From an optimization exercise on the open Yosys and OpenROAD flow, aimed at small area, a short achievable clock period and few clock cycles; shortcuts taken in it are not production practice.
Not every run is shown, and edits may drop behaviour that the tests do not exercise.
No run shown here included a check of the RTL's function; only the layout flow was run.

## flow/design.v in outline (module list and top-level ports)
// module LASER: 2200 lines
module LASER (
    input        CLK,
    input        RST,
    input  [3:0] X,
    input  [3:0] Y,
    output [3:0] C1X,
    output [3:0] C1Y,
    output [3:0] C2X,
    output [3:0] C2Y,
    output       DONE
);
  // ...
==> flow/run.sh <==
#!/bin/bash
# synth_recipe.tcl (not shown) runs the flow's synth.tcl, then flattens the netlist and writes it again
# the make line also repeats each setting of config.mk as NAME=value (left out here)
make -C /OpenROAD-flow-scripts/flow DESIGN_CONFIG=/design/flow/config.mk WORK_HOME=/design/flow/orfs CLKGATE_MAP_FILE= SYNTH_SCRIPT=/design/flow/synth_recipe.tcl finish
==> flow/config.mk <==
export PLATFORM = sky130hd
export DESIGN_NAME = LASER
export DESIGN_NICKNAME = LASER
export VERILOG_FILES = /design/flow/design.v
export SDC_FILE = /design/flow/constraint.sdc
export NUM_CORES = 4
export LEC_CHECK = 0
export CAP_MARGIN = 20
export CORE_MARGIN = 2
export CORE_UTILIZATION = 40
export SLEW_MARGIN = 20
==> flow/constraint.sdc <==
create_clock -name core_clock -period 8.0 [get_ports {CLK}]
set_input_delay 1.6000 -clock core_clock [delete_from_list [all_inputs] [get_ports {CLK}]]
set_output_delay 1.6000 -clock core_clock [all_outputs]
set_load 0.01 [all_outputs]
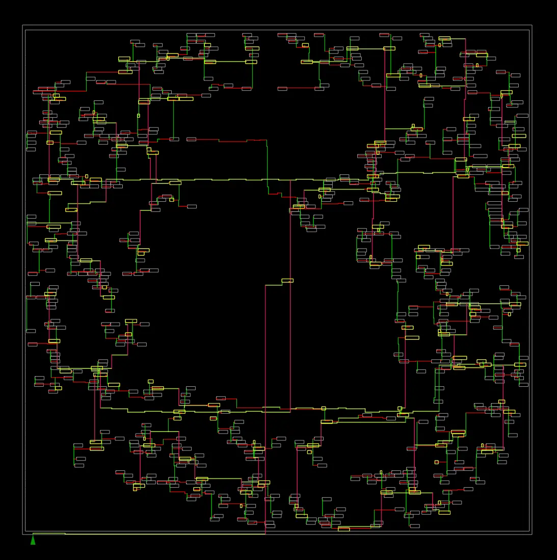
**Above:** run 1 (clock wiring as the flow saved it).
Clock Skew: 61.12 ps
later-pin clock latency in the skew report: 760 ps
clock sinks: 621
# clk buffers: 114
CTS Buf Count: 82

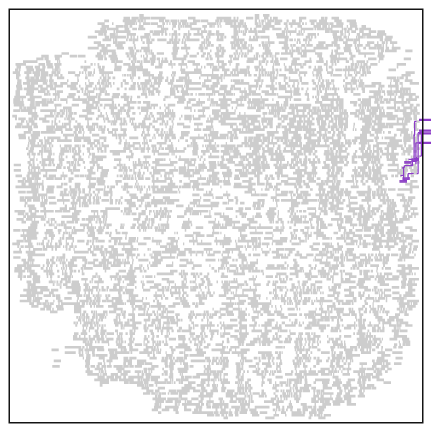
**Above:** run 1 (wires at chosen ports, followed through buffers).
Drawn at 1 px/µm.
[purple] C2X | bits: 4 | direction: output | end cells: 4 | buffers: 4 | wire: 213 µm

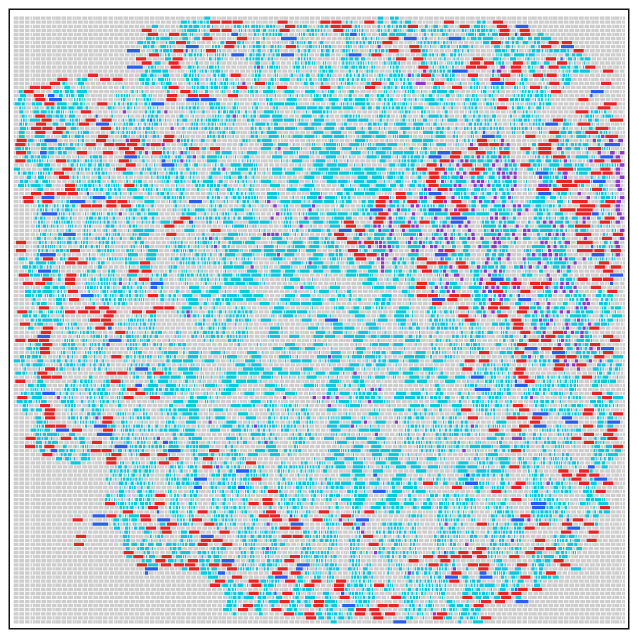
**Above:** run 1 (placement by cell class).
Drawn at 1.5 px/µm. Fill, decap, tap and diode cells in gray.
[red] sequential cells | cells: 621 | share of their area: 18%
[purple] remaining buffers and delay cells | cells: 379 | share of their area: 4.2%
[blue] clock drivers and dummy loads | cells: 150 | share of their area: 4.1%
[cyan] remaining logic cells | cells: 7593 | share of their area: 74%

==> impl_metrics.ini, run 1 <==
[timing]
drv_slew = 0
slew_headroom_pct = 21.30
fmax_ghz = 0.1242
rsz0062_at_grt = yes
hold_viol = 0
worst_pin_slew_ps = 1178
fin_crit_sh_pct = 100.6
fin_setup_tns_ps = -588.4
finalSetupViolations = 14
post-route-min-period_ps = 8049
fin_ws_ps = -48.82

[logic_synthesis]
ys_ff_latch = 621
yosys-top-cells-count = inv_1 (1068), nor2_1 (873), nand2_1 (811), a21oi_1 (796), o21ai_0 (648)
synth_top_family_by_area = compound AO/OA/AOI/OAI gates
synthXorXnorAreaFrac_pct = 2.472
synth_cell_type_count = 94
yosys_warnings = 15
seq_area_frac_synth_pct = 18.98
synthAdderAreaFrac_pct = 25.12
syn_inst = 8744
synthSimpleGateAreaFrac_pct = 16.24
synth-compound-area-share_pct = 26.96
synth_most_common_cell = inv_1
synth_area_per_cell_um2 = 7.617
yosysTopAreaCell = dfxtp_1
async_flop_share_pct = 2.254
synthMuxAreaShare_pct = 1.097
synth_top_area_share_pct = 17.82
synth_ff_type = dfxtp_1
syn-num-nets = 9746
synth_edf_count = 14
syn-cell-area_um2 = 66600
synthTopCellsByArea = dfxtp_1 (18%), fa_1 (17%), ha_1 (8.0%), inv_1 (6.0%), a21oi_1 (6.0%)

[critical_path]
cpMostUsedCell = a21oi_2
worstPathRequired_ps = 8520
end_kind = flop
cp_max_fo = 7
critPathArrivalTime_ps = 8570
max_stage_delay_ps = 470
crit_path_start_kind = flop
reg2reg_depth = 43
r2r_slack_ps = -50
cp_slowest_cell = or4_1
path_class = flop to flop

[global_routing]
grt_antenna_before_repair = 10
grt_pass1_vias = 62166
grt_max_degree = 43
grt_overflow_total = 0
grt_pass1_wl_um = 407700
grtUsageTotal_pct = 31.95

[place]
place_area_um2 = 70190
dp_hpwl_um = 219200
portBuffers = 26
place_congestion = 1.053
pre_cts_ws_ps = -622.3

[routing]
drc = 0
wl_per_cell_um = 25.51
routed_via_density = 6.107
routed_wl_um = 279000
first_iter_violations = 9591
ant_nets = 0
dr_total_vias = 66796
dr.pass1.iters = 7

[cts]
cts_hold_buffers = 0
cts-htree-levels = 3
root_buffer = clkbuf_16
clk_pin_slew_worst_paths_ps = 70
cts_tree = built
cts_buffer_depth = 3

[die]
coreArea_um2 = 165200
io_pins = 27
rows = 149
die_x_um = 412.1
start_util_pct = 40.32
die_h_um = 412.1
die_area_um2 = 169800

[final_layout]
syn2layout_area_growth_pct = 11.10
finish.instance_area_um2 = 73990
fill_cells = 16630
layout-drive-gt1-share_pct = 8.361
layout.nets = 9679
fin_util_pct = 44.80

[flow_run]
cap_violations = 0

[outcome]
status = finished with violations
check.faults = setup timing

[hold_path]
min_path_type = flop to flop
min_path_cells = 0
## run 1: worst max-delay path, delay by kind of cell, from the launching register on
kind	cells	cell delay, ps
mux	2	660
simple gates	12	1580
buf+inv	3	350
compound gates	20	3160
fa+ha+maj	6	1660
flops	1	340
## run 1: final cells by class
cell class                      instances  area (µm²)  share of cell area (%)
Tap cell                             2189        2739                   3.701
Antenna cell                            5       12.51                 0.01691
Clock buffer                          114        2333                   3.154
Clock inverter                         36       599.3                  0.8100
Multi-Input combinational cell       6512       48630                   65.72
Inverter                             1081        4059                   5.485
Sequential cell                       621       12640                   17.09
Timing Repair Buffer                  379        2974                   4.019
## run 1: cell families (layout without fill, tap and decap cells)
family | Yosys count | in the layout
compound gates | 2823 | 2823
simple gates | 2433 | 2433
buf+inv | 1611 | 1610
fa+ha+maj | 997 | 997
flops | 621 | 621
xor+xnor | 188 | 188
mux | 71 | 71
other cells | 0 | 5
## run 1: routing by layer
metal | wire length [µm] | global-route usage, % | vias up
met2 | 117100 | 47.12 | 3973
met1 | 116400 | 43.25 | 31842
met5 | 13 | 0 | -
li1 | - | - | 30279
met3 | 29850 | 8.316 | 700
met4 | 15640 | 15.37 | 2
## run 1: cell usage in the layout (no fill, tap or decap), types with 59 or more instances in the layout
master,synthesis,final
inv_1,1068,1061
nor2_1,873,859
nand2_1,811,805
a21oi_1,796,775
o21ai_0,648,639
dfxtp_1,593,591
fa_1,568,568
ha_1,424,405
buf_4,4,343
o22ai_1,285,285
nand3_1,134,131
xnor2_1,131,130
nor3_1,134,127
a21o_1,124,124
a22oi_1,118,118
a31oi_1,93,92
clkbuf_16,0,83
o221ai_1,81,81
nand2b_1,84,79
or2_2,74,73
nor2b_1,63,63
o211ai_1,62,62
a211oi_1,63,59
## run 1: repair_timing
action | in CTS | in global routing
resized for setup | 35 | 73
cloned | 1 | 0
setup buffers | 28 | 10
pin swaps | 37 | 54
endpoints found under the setup margin | 14 | 15
## run 1: metrics by stage
| stage | hold slack, ps | std cells |
|---|---|---|
| floorplan | 329.0 | 8744 |
| global placement | 349.7 | 10745 |
| detailed placement | 346.4 | 10745 |
| CTS | 336.1 | 10924 |
| global route | 343.7 | 10934 |
| finish | 340.7 | 10937 |
--- run 2: outline of the changes from run 1 ---
flow/design.v: 2200 -> 2640 lines; modules unchanged: 0
  LASER: edited, 2200 -> 2640 lines
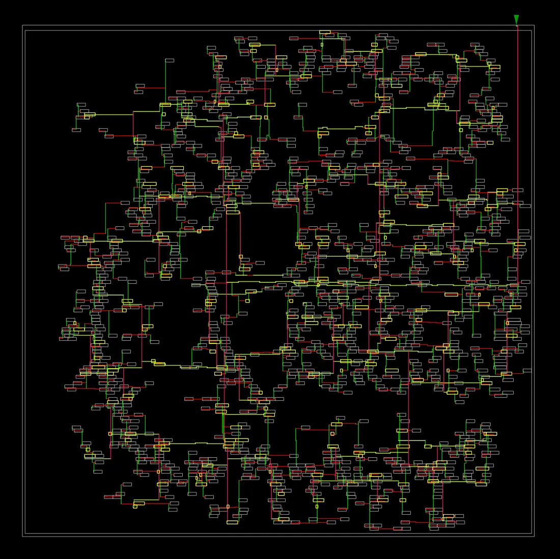
**Above:** run 2 (clock wiring as the flow saved it).
later-pin clock latency in the skew report: 820 ps
# clk buffers: 184
FFs & Latches: 1231
Clock Skew: 33.91 ps

==> impl_metrics.ini, run 2 <==
[outcome]
status = finished clean

[cts]
root_buffer = clkbuf_16
cts-htree-levels = 4
clk_pin_slew_worst_paths_ps = 60
cts_setup_buffers = 0
cts_buffer_depth = 3
cts_buffers = 142
cts-resized-gates = 0
cts_hold_buffers = 0
cts_tree = built
numClockSinks = 1231

[timing]
hold_viol = 0
rsz0062_at_grt = no
post-route-min-period_ps = 5553
slew_headroom_pct = 14.31
fmax_ghz = 0.1801
worst_pin_slew_ps = 1285
fin_setup_tns_ps = 0
finalSetupViolations = 0
fin_crit_sh_pct = 69.41
drv_slew = 0

[hold_path]
min_path_type = flop to flop
min_path_cells = 0

[logic_synthesis]
synth_top_family_by_area = adder cells
synthXorXnorAreaFrac_pct = 2.515
yosysTopAreaCell = dfxtp_1
synthMuxAreaShare_pct = 6.965
syn_inst = 7871
synth_top_area_share_pct = 31.65
synth_cell_type_count = 88
syn-cell-area_um2 = 75970
synth_most_common_cell = dfxtp_1
synth-compound-area-share_pct = 13.28
seq_area_frac_synth_pct = 32.73
synth_ff_type = dfxtp_1
synthTopCellsByArea = dfxtp_1 (32%), fa_1 (15%), ha_1 (7.1%), inv_1 (4.8%), mux2i_1 (4.0%)
synthAdderAreaFrac_pct = 22.47
syn-num-nets = 8880
yosys_warnings = 15
synth_edf_count = 14
ys_ff_latch = 1231
yosys-top-cells-count = dfxtp_1 (1201), inv_1 (966), fa_1 (568), nand2_1 (463), ha_1 (431)
synthSimpleGateAreaFrac_pct = 15.81
async_flop_share_pct = 1.300
synth_area_per_cell_um2 = 9.652

[routing]
wl_per_cell_um = 26.29
dr_total_vias = 61059
first_iter_violations = 6857
drc = 0
dr.pass1.iters = 7
routed_wl_um = 274800
ant_nets = 0
routed_via_density = 5.842

[global_routing]
use_met1_pct = 37.13
grtUsageTotal_pct = 27.85
use_met2_pct = 40.62
grt_overflow_total = 0
grt_pass1_vias = 58689
busiest_layer = met2
grt_antenna_before_repair = 14
met3_usage_pct = 7.547
grt_max_degree = 75
grt_pass1_wl_um = 393400

[final_layout]
syn2layout_area_growth_pct = 10.47
layout.nets = 8849
final_common_cell = dfxtp_1
fill_cells = 17927
layout-drive-gt1-share_pct = 8.700
final_cell_mix = dfxtp_1 (1201), inv_1 (963), fa_1 (568), nand2_1 (463), ha_1 (430)

[critical_path]
max_stage_delay_ps = 850
end_kind = flop
crit_chain = mux2i_1 > ha_4 > xor2_4 > buf_4 > ha_1 > xnor2_1 > inv_1 > or3_1 > nor3_1 > nor2_1 > a211oi_1
r2r_slack_ps = 2450
cp_max_fo = 20
crit_path_start_kind = flop
worstPathRequired_ps = 8720
reg2reg_depth = 11
cp_slowest_cell = xor2_4
path_class = flop to flop
critPathArrivalTime_ps = 6270

[place]
portBuffers = 26
place_congestion = 1.066
dp_hpwl_um = 215100

[flow_run]
cap_violations = 0

[die]
io_pins = 27
die_h_um = 439.8
rows = 159
die_area_um2 = 193400
die_x_um = 439.8
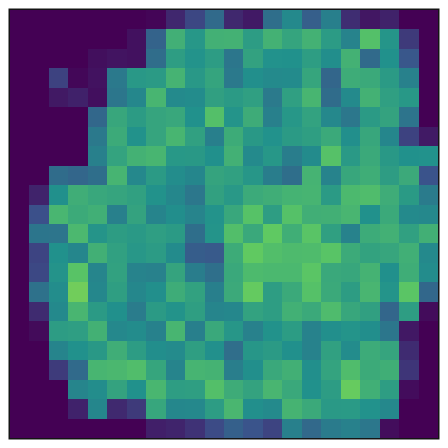
**Above:** run 2 (cell density map).
The die is cut into 22 by 22 equal tiles; dark purple is low, yellow is high, 0 to 100% covered.
nearly empty tiles: 16%
fullest tile: 78%
emptiest ninth of the die: top left
mean over tiles: 42%
tiles over 75% full: 1.0%
core area: 188200 µm²
initial core utilization: 40.37%
Util after Layout: 44.59%

-- run 2: worst max-delay path: cells and delay by family, from the launching register on --
| kind | cells | cell delay (ps) |
|---|---|---|
| xor gates and xnor gates | 2 | 1390 |
| and+or+nand+nor | 3 | 1250 |
| DFF | 1 | 750 |
| buffers and inverters | 2 | 660 |
| adders and majority gates | 2 | 620 |
| muxes | 1 | 460 |
| AOI/OAI and AO/OA | 1 | 270 |
-- run 2: cell type report --
class	count	area [µm²]	area share [%]
inverters	967	3631	4.326
diodes	3	7.507	0.008945
repair buffers	90	765.7	0.9124
well taps	2495	3122	3.720
multi-input cells	5408	46500	55.41
clock inverters	74	1028	1.225
flip-flops and latches	1231	24870	29.63
clock buffers	184	4003	4.769
-- run 2: cells by family (layout without fill, tap and decap cells) --
| logic type | after synthesis | count (layout) |
|---|---|---|
| AOI/OAI and AO/OA | 1408 | 1408 |
| DFF | 1231 | 1231 |
| adders and majority gates | 1030 | 1030 |
| buffers and inverters | 1232 | 1315 |
| other | 0 | 3 |
| muxes | 504 | 504 |
| xor gates and xnor gates | 213 | 213 |
| and+or+nand+nor | 2253 | 2253 |
-- run 2: stage by stage --
step | util (%) | instances | worst slack (ps) | hold slack, ps | instance area [µm²]
2_1_floorplan | - | 7871 | 1896 | 325.8 | 75970
3_3_place_gp | 41.91 | 10191 | 1966 | 344.6 | 78870
3_5_place_dp | 41.91 | 10191 | 1937 | 344.7 | 78880
4_1_cts | 44.58 | 10449 | 1897 | 342.0 | 83910
5_1_grt | 44.59 | 10450 | 2096 | 360.4 | 83920
6_report | 44.59 | 10452 | 2447 | 345.6 | 83920
-- run 2: metal layers --
metal,vias to the layer above,wire (µm)
li1,27555,-
met1,29696,115000
met2,3145,114200
met3,655,28390
met4,8,17220
met5,-,53
## Run 3: what changed since run 2
--- a/flow/design.v
+++ b/flow/design.v
@@ -35,7 +35,7 @@
 wire pass_end = pe_r;
 wire vupd     = vu_r;
 wire conv     = k2 && (mx == ax) && (my == ay);
-wire [3:0] cy = pass_end ? my : ph[3:0];
+reg  [3:0] cy;      
 wire pvn0;
 wire pvn1;
 wire pvn2;
@@ -79,14 +79,12 @@
 wire [4:0] ncy = 5'd0 - {1'b0, cy};
 function [2:0] cls;
     input [4:0] s;
-    case (s)
-        5'd0:            cls = 3'b111;
-        5'd1,  5'd2,
-        5'd31, 5'd30:    cls = 3'b110;
-        5'd3,  5'd29:    cls = 3'b101;
-        5'd4,  5'd28:    cls = 3'b100;
-        default:         cls = 3'b000;
-    endcase
+    begin
+        cls[2] = (s == 5'd0) | (s == 5'd1) | (s == 5'd2) | (s == 5'd3) | (s == 5'd4) |
+                 (s == 5'd31) | (s == 5'd30) | (s == 5'd29) | (s == 5'd28);
+        cls[1] = (s == 5'd0) | (s == 5'd1) | (s == 5'd2) | (s == 5'd31) | (s == 5'd30);
+        cls[0] = (s == 5'd0) | (s == 5'd3) | (s == 5'd29);
+    end
 endfunction
 wire [4:0] s0 = {1'b0, py[39]} + ncy;
 wire [4:0] s1 = {1'b0, py[0]} + ncy;
@@ -172,25 +170,20 @@
 end
 function [11:0] ftab;    
     input [3:0] rb;
-    case (rb)
-        4'd0: ftab = {4'd0, 4'd0, 4'd1};
-        4'd1: ftab = {4'd0, 4'd0, 4'd2};
-        4'd2: ftab = {4'd0, 4'd0, 4'd4};
-        4'd3: ftab = {4'd0, 4'd0, 4'd8};
-        4'd4: ftab = {4'd12, 4'd0, 4'd7};
-        4'd5: ftab = {4'd8, 4'd0, 4'd15};
-        4'd6: ftab = {4'd0, 4'd1, 4'd15};
-        4'd7: ftab = {4'd0, 4'd3, 4'd14};
-        4'd8: ftab = {4'd14, 4'd0, 4'd15};
-        4'd9: ftab = {4'd12, 4'd1, 4'd15};
-        4'd10: ftab = {4'd8, 4'd3, 4'd15};
-        4'd11: ftab = {4'd0, 4'd7, 4'd15};
-        4'd12: ftab = {4'd15, 4'd1, 4'd15};
-        4'd13: ftab = {4'd14, 4'd3, 4'd15};
-        4'd14: ftab = {4'd12, 4'd7, 4'd15};
-        4'd15: ftab = {4'd8, 4'd15, 4'd15};
-        default: ftab = 12'd0;
-    endcase
+    begin
+        ftab[0] = (rb == 4'd0) | (rb == 4'd4) | (rb == 4'd5) | (rb == 4'd6) | (rb == 4'd8) | (rb == 4'd9) | (rb == 4'd10) | (rb == 4'd11) | (rb == 4'd12) | (rb == 4'd13) | (rb == 4'd14) | (rb == 4'd15);
+        ftab[1] = (rb == 4'd1) | (rb == 4'd4) | (rb == 4'd5) | (rb == 4'd6) | (rb == 4'd7) | (rb == 4'd8) | (rb == 4'd9) | (rb == 4'd10) | (rb == 4'd11) | (rb == 4'd12) | (rb == 4'd13) | (rb == 4'd14) | (rb == 4'd15);
+        ftab[2] = (rb == 4'd2) | (rb == 4'd4) | (rb == 4'd5) | (rb == 4'd6) | (rb == 4'd7) | (rb == 4'd8) | (rb == 4'd9) | (rb == 4'd10) | (rb == 4'd11) | (rb == 4'd12) | (rb == 4'd13) | (rb == 4'd14) | (rb == 4'd15);
+        ftab[3] = (rb == 4'd3) | (rb == 4'd5) | (rb == 4'd6) | (rb == 4'd7) | (rb == 4'd8) | (rb == 4'd9) | (rb == 4'd10) | (rb == 4'd11) | (rb == 4'd12) | (rb == 4'd13) | (rb == 4'd14) | (rb == 4'd15);
+        ftab[4] = (rb == 4'd6) | (rb == 4'd7) | (rb == 4'd9) | (rb == 4'd10) | (rb == 4'd11) | (rb == 4'd12) | (rb == 4'd13) | (rb == 4'd14) | (rb == 4'd15);
+        ftab[5] = (rb == 4'd7) | (rb == 4'd10) | (rb == 4'd11) | (rb == 4'd13) | (rb == 4'd14) | (rb == 4'd15);
+        ftab[6] = (rb == 4'd11) | (rb == 4'd14) | (rb == 4'd15);
+        ftab[7] = (rb == 4'd15);
+        ftab[8] = (rb == 4'd12);
+        ftab[9] = (rb == 4'd8) | (rb == 4'd12) | (rb == 4'd13);
+        ftab[10] = (rb == 4'd4) | (rb == 4'd8) | (rb == 4'd9) | (rb == 4'd12) | (rb == 4'd13) | (rb == 4'd14);
+        ftab[11] = (rb == 4'd4) | (rb == 4'd5) | (rb == 4'd8) | (rb == 4'd9) | (rb == 4'd10) | (rb == 4'd12) | (rb == 4'd13) | (rb == 4'd14) | (rb == 4'd15);
+    end
 endfunction
 wire [15:0] mxo;
 assign mxo[0] = ~mx[3] & ~mx[2] & ~mx[1] & ~mx[0];
@@ -2492,6 +2485,9 @@
     rc = t4 ? l3c[1] : l3c[0];
     rx = t4 ? {1'b1, l3x[1]} : {1'b0, l3x[0]};
 end
+wire mwin = state == S_RUN && ph >= 5'd4 && ph <= 5'd19 &&
+            (ph == 5'd4 || rc >= best);
+wire [3:0] my_d = mwin ? rowB[3:0] : my;
 always @(posedge CLK or posedge RST) begin
     if (RST) begin
         state  <= S_IN;
@@ -2630,11 +2626,12 @@
         bx <= mx; by <= my;
         k2 <= 1'b1;
     end
-    if (state == S_RUN && ph >= 5'd4 && ph <= 5'd19 &&
-        (ph == 5'd4 || rc >= best)) begin
+    if (mwin) begin
         best <= rc;
         mx   <= rx;
         my   <= rowB[3:0];
     end
+    cy <= (state == S_RUN && ph == 5'd19) ? my_d :
+          (state == S_RUN && !pass_end) ? ph[3:0] + 4'd1 : 4'd0;
 end
 endmodule
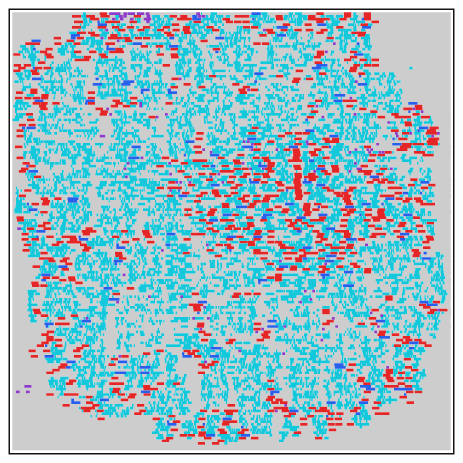
**Above:** run 3 (placement by cell class).
Drawn at 1 px/µm. Fill, decap, tap and diode cells in gray.
[red] sequential cells | cells: 835 | share of their area: 21%
[cyan] remaining logic cells | cells: 8335 | share of their area: 73%
[blue] clock drivers and dummy loads | cells: 195 | share of their area: 4.7%
[purple] remaining buffers and delay cells | cells: 130 | share of their area: 1.3%
Cell Rows: 161
Util after Layout: 42.82%
final instance area: 82200 µm²
sequential share of cell area: 20.56%

==> impl_metrics.ini, run 3 <==
[outcome]
status = finished clean

[die]
start_util_pct = 40.15
die_h_um = 443.0
coreArea_um2 = 192000
die_x_um = 443.0
die_area_um2 = 196200

[place]
post-place-cells = 11826
place_congestion = 1.074
place_area_um2 = 78460
dp_hpwl_um = 268400

[global_routing]
grt_pass1_wl_um = 507800
grt_max_degree = 38
grt_overflow_total = 0
grtUsageTotal_pct = 35.20
grt_antenna_before_repair = 26
grt_pass1_vias = 70937

[logic_synthesis]
yosysTopAreaCell = dfxtp_1
synth_cell_type_count = 110
yosys_warnings = 15
seq_area_frac_synth_pct = 21.92
synth_edf_count = 10
synth_ff_type = dfxtp_1
ys_ff_latch = 835
async_flop_share_pct = 1.916
yosys-top-cells-count = nand2_1 (862), inv_1 (846), dfxtp_1 (809), nor2_1 (807), o21ai_0 (762)
syn_inst = 9885
synth_top_area_share_pct = 21.01
syn-cell-area_um2 = 77080
synth_area_per_cell_um2 = 7.798
synth_most_common_cell = nand2_1
synthTopCellsByArea = dfxtp_1 (21%), fa_1 (15%), ha_1 (5.0%), o21ai_0 (4.9%), a21oi_1 (4.9%)

[flow_run]
cap_violations = 0

[timing]
hold_viol = 0
slew_headroom_pct = 18.09
drv_slew = 0
post-route-min-period_ps = 5548
worst_pin_slew_ps = 1219
skew_ps = 62.82
fin_crit_sh_pct = 69.35
fmax_ghz = 0.1802
fin_setup_tns_ps = 0
finalSetupViolations = 0
rsz0062_at_grt = no

[cts]
root_buffer = clkbuf_16
cts_tree = built
cts_hold_buffers = 0
cts-htree-levels = 3
clk_pin_slew_worst_paths_ps = 60
cts_buffer_depth = 3
cts-resized-gates = 0
numClockSinks = 835
clk_latency_ps = 810
cts_buffers = 106

[routing]
dr.pass1.iters = 8
ant_nets = 0
routed_via_density = 6.413
routed_wl_um = 358000
first_iter_violations = 13258
dr_total_vias = 77133
drc = 0

[critical_path]
crit_path_start_kind = flop
cp_slowest_cell = o21ai_1
cp_max_fo = 17
cp.depth = 25
path_class = flop to flop
r2r_slack_ps = 2450
reg2reg_depth = 25
path_buf_inv = 2
max_stage_delay_ps = 440
crit_family = compound AO/OA/AOI/OAI gates
worstPathRequired_ps = 8680
critPathArrivalTime_ps = 6230
end_kind = flop

[final_layout]
final_cell_mix = nand2_1 (861), inv_1 (843), dfxtp_1 (807), nor2_1 (805), o21ai_0 (760)
final_common_cell = nand2_1
fin_cells = 12027
layout-drive-gt1-share_pct = 4.866
syn2layout_area_growth_pct = 6.634
layout.nets = 10297

[hold_path]
min_path_cells = 0
min_path_type = flop to flop
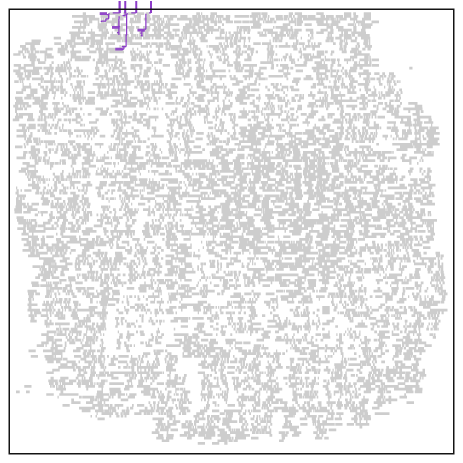
**Above:** run 3 (wires at chosen ports, followed through buffers).
Drawn at 1 px/µm.
[purple] C2X | bits: 4 | direction: output | end cells: 4 | buffers: 4 | wire: 140 µm
IO Port Bufs: 26
num ports: 27

[run 3: cell types whose count changed after synthesis, sizes merged, moves of 225 or more]
cell    before  now
nor2       435  809
dfxtp     1201  809
nor3       374  149
clkbuf     201  505
o21ai      212  810
nand2      463  862
a21oi      211  756
[run 3: layout make-up]
class / count / area [µm²]
Sequential cell: 835 / 16900
Fill cell: 19238 / 109800
Tap cell: 2526 / 3161
Inverter: 874 / 3281
Clock inverter: 57 / 789.5
Multi-Input combinational cell: 7461 / 54090
Clock buffer: 138 / 2923
Timing Repair Buffer: 130 / 1041
Antenna cell: 6 / 15.01
[run 3: per-stage QoR]
step	utilization [%]	worst slack (ps)	hold WS, ps
after floorplan	-	2939	325.8
after global placement	40.87	1728	342.0
after detailed placement	40.87	2093	345.1
after CTS	42.81	2048	356.0
after global routing	42.81	1850	358.9
final	42.82	2452	352.4
[run 3: logic make-up after synthesis]
logic type | share of synthesized area [%]
buffers and inverters | 8.137
XOR/XNOR | 2.307
multiplexers | 2.073
flip-flops | 21.92
AND/OR/NAND/NOR | 18.79
AO/OA/AOI/OAI | 26.43
adder cells (fa/ha/maj) | 20.35
[run 3: per-layer routing]
layer / track usage, % / up-vias / part of all wire (%)
met4: 21.96 / 12 / 7.4
met2: 49.11 / 5228 / 40
met1: 48.06 / 36934 / 41
li1: - / 33801 / -
met3: 9.166 / 1158 / 12
met5: 0 / - / 0.024
==> run 4: too many edits to list; what changed since run 3 <==
flow/design.v: 2637 -> 3349 lines; modules unchanged: 0
  LASER: edited, 2637 -> 3349 lines
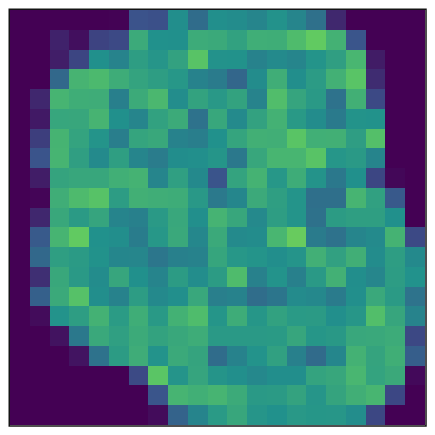
**Above:** run 4 (cell density map).
Drawn at 1 px/µm. The die is cut into 21 by 21 equal tiles; dark purple is low, yellow is high, 0 to 100% covered.
initial core utilization: 40.38%
Util after Layout: 44.55%
core area: 167600 µm²

==> impl_metrics.ini, run 4 <==
[die]
die_x_um = 415.3
die_h_um = 415.3
rows = 150
die_area_um2 = 172500
io_pins = 27

[logic_synthesis]
synth_cell_type_count = 83
synth_most_common_cell = inv_1
ys_ff_latch = 621
synth_ff_type = dfxtp_1
syn_inst = 7692
yosys-top-cells-count = inv_1 (1273), ha_1 (989), fa_1 (648), dfxtp_1 (593), nor2_1 (484)
synth_area_per_cell_um2 = 8.797
syn-cell-area_um2 = 67670
synth_top_area_share_pct = 19.17
synth_edf_count = 14
yosys_warnings = 15
async_flop_share_pct = 2.254
yosysTopAreaCell = fa_1
synthTopCellsByArea = fa_1 (19%), ha_1 (18%), dfxtp_1 (18%), inv_1 (7.1%), a21oi_1 (3.1%)
syn-num-nets = 9339
seq_area_frac_synth_pct = 18.68

[critical_path]
cp_max_fo = 7
crit_family = compound AO/OA/AOI/OAI gates
path_buf_inv = 8
reg2reg_depth = 41
r2r_slack_ps = 480
path_class = flop to flop
worstPathRequired_ps = 8450
end_kind = flop
max_stage_delay_ps = 410
critPathArrivalTime_ps = 7980
crit_path_start_kind = flop
cp_slowest_cell = or3_1
cp.depth = 41
cpMostUsedCell = buf_4

[routing]
routed_wl_um = 223800
first_iter_violations = 5498
drc = 0
wl_per_cell_um = 22.18
dr.pass1.iters = 8
wl_met2_um = 96770
topRoutingLayerUsed = met5
wl_met3_um = 16520
routed_via_density = 5.571
drt-met1-wl_um = 99340
ant_nets = 0
dr_total_vias = 56227

[place]
post-place-cells = 9931
place_congestion = 1.080
place_area_um2 = 71310
dp_hpwl_um = 186200
portBuffers = 26

[timing]
finalSetupViolations = 0
hold_viol = 0
worst_pin_slew_ps = 958.1
slew_headroom_pct = 36.12
post-route-min-period_ps = 7524
fin_crit_sh_pct = 94.05
fmax_ghz = 0.1329
hold-worst-slack_ps = 351.4
fin_setup_tns_ps = 0
drv_slew = 0

[cts]
clk_pin_slew_worst_paths_ps = 60
root_buffer = clkbuf_16
cts_buffer_depth = 3
cts_buffers = 79
numClockSinks = 621
cts_tree = built
cts-htree-levels = 3
cts_hold_buffers = 0

[final_layout]
fill_cells = 16261
layout-drive-gt1-share_pct = 6.225
fin_cells = 10092
layout.nets = 9474
finish.instance_area_um2 = 74660
final_cell_mix = inv_1 (1268), ha_1 (986), fa_1 (648), dfxtp_1 (592), nor2_1 (480)
syn2layout_area_growth_pct = 10.33
antenna_cells = 0
final_common_cell = inv_1

[global_routing]
grt_pass1_wl_um = 339000
grt_max_degree = 55
grt_antenna_before_repair = 7
grt_pass1_vias = 55719
grt_overflow_total = 0
grtUsageTotal_pct = 25.67

[outcome]
status = finished clean

[flow_run]
cap_violations = 0

[hold_path]
min_path_cells = 0
min_path_type = flop to flop
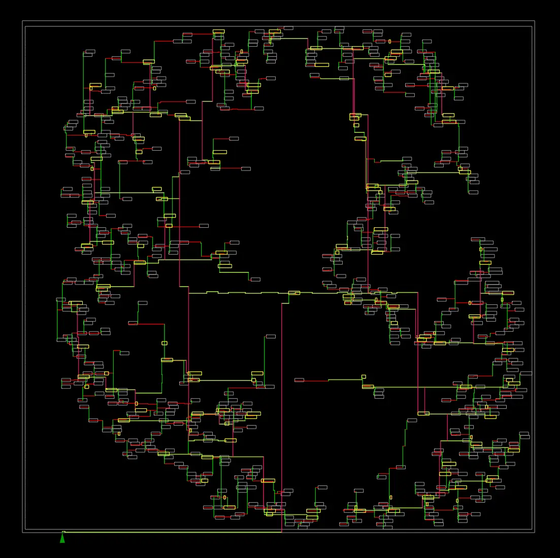
**Above:** run 4 (clock wiring as the flow saved it).
FFs & Latches: 621
# clk buffers: 107
Clock Skew: 57.51 ps
later-pin clock latency in the skew report: 730 ps

run 4: area by class of cell:
type | count | area [µm²] | area share, %
multi-input combinational | 5675 | 50230 | 67.27
sequential | 621 | 12640 | 16.94
inverter | 1273 | 4786 | 6.410
tap | 2204 | 2758 | 3.694
clock buffer | 107 | 2213 | 2.965
timing repair buffer | 177 | 1446 | 1.937
clock inverter | 35 | 585.6 | 0.7843
run 4: worst reg2reg max path: cells and delay by family (launching register included):
family | cells | cell delay (ps)
fa+ha+maj | 5 | 1350
compound gates | 15 | 2430
flops | 1 | 310
buf+inv | 8 | 1100
simple gates | 11 | 1420
mux | 2 | 670
run 4: repair_timing:
item                                    in CTS  in global routing
endpoints found under the hold margin        0                  0
setup buffers                                1                 16
endpoints found under the setup margin      14                 14
pin swaps                                    0                 28
cloned                                       0                  2
gates resized for setup                      1                 91
run 4: layer usage:
layer	track usage (%)	up-vias
met2	39.82	2131
met1	34.96	27248
met4	11.52	2
met3	4.305	402
met5	0	-
li1	-	26444
run 4: stage by stage:
stage	setup WS [ps]
CTS	36.19
floorplan	32.87
global route	-34.04
finish	476.3
global placement	-20.54
detailed placement	-33.86
run 4: cell families after synthesis:
kind of cell	synth area share, %
muxes	1.337
DFF	18.68
buffers and inverters	7.773
xor gates and xnor gates	4.362
adders and majority gates	37.46
AOI/OAI and AO/OA	17.13
and+or+nand+nor	13.26

## what the ideal ports hide
How much do the figures lean on ideal ports? The routed layouts below were timed once more, with nothing changed but the port constraints.
Step 1: set_driving_cell puts a clkbuf_16 on CLK and a buf_2 on each other input, an assumption about the parent block.
Step 2, shift: input delay + t, output delay - t, t = (earliest + latest rising clock arrival at the registers) / 2. This alone moves slack from input paths to output paths.
Slacks: no drivers / after step 1 / after step 2; pairs: no drivers / after step 1.
run | t, ns | setup slack, ns | worst hold slack (ns) | worst slew at a driven data input, ns
run 1 | 0.819 | -0.049 / -0.049 / -0.049 | 0.341 / 0.341 / 0.341 | 0.06
run 2 | 0.893 | 2.447 / 2.447 / 2.447 | 0.346 / 0.346 / 0.346 | 0.09
run 3 | 0.873 | 2.452 / 2.452 / 2.452 | 0.352 / 0.352 / 0.352 | 0.17
run 4 | 0.776 | 0.476 / 0.476 / 0.476 | 0.351 / 0.351 / 0.351 | 0.04
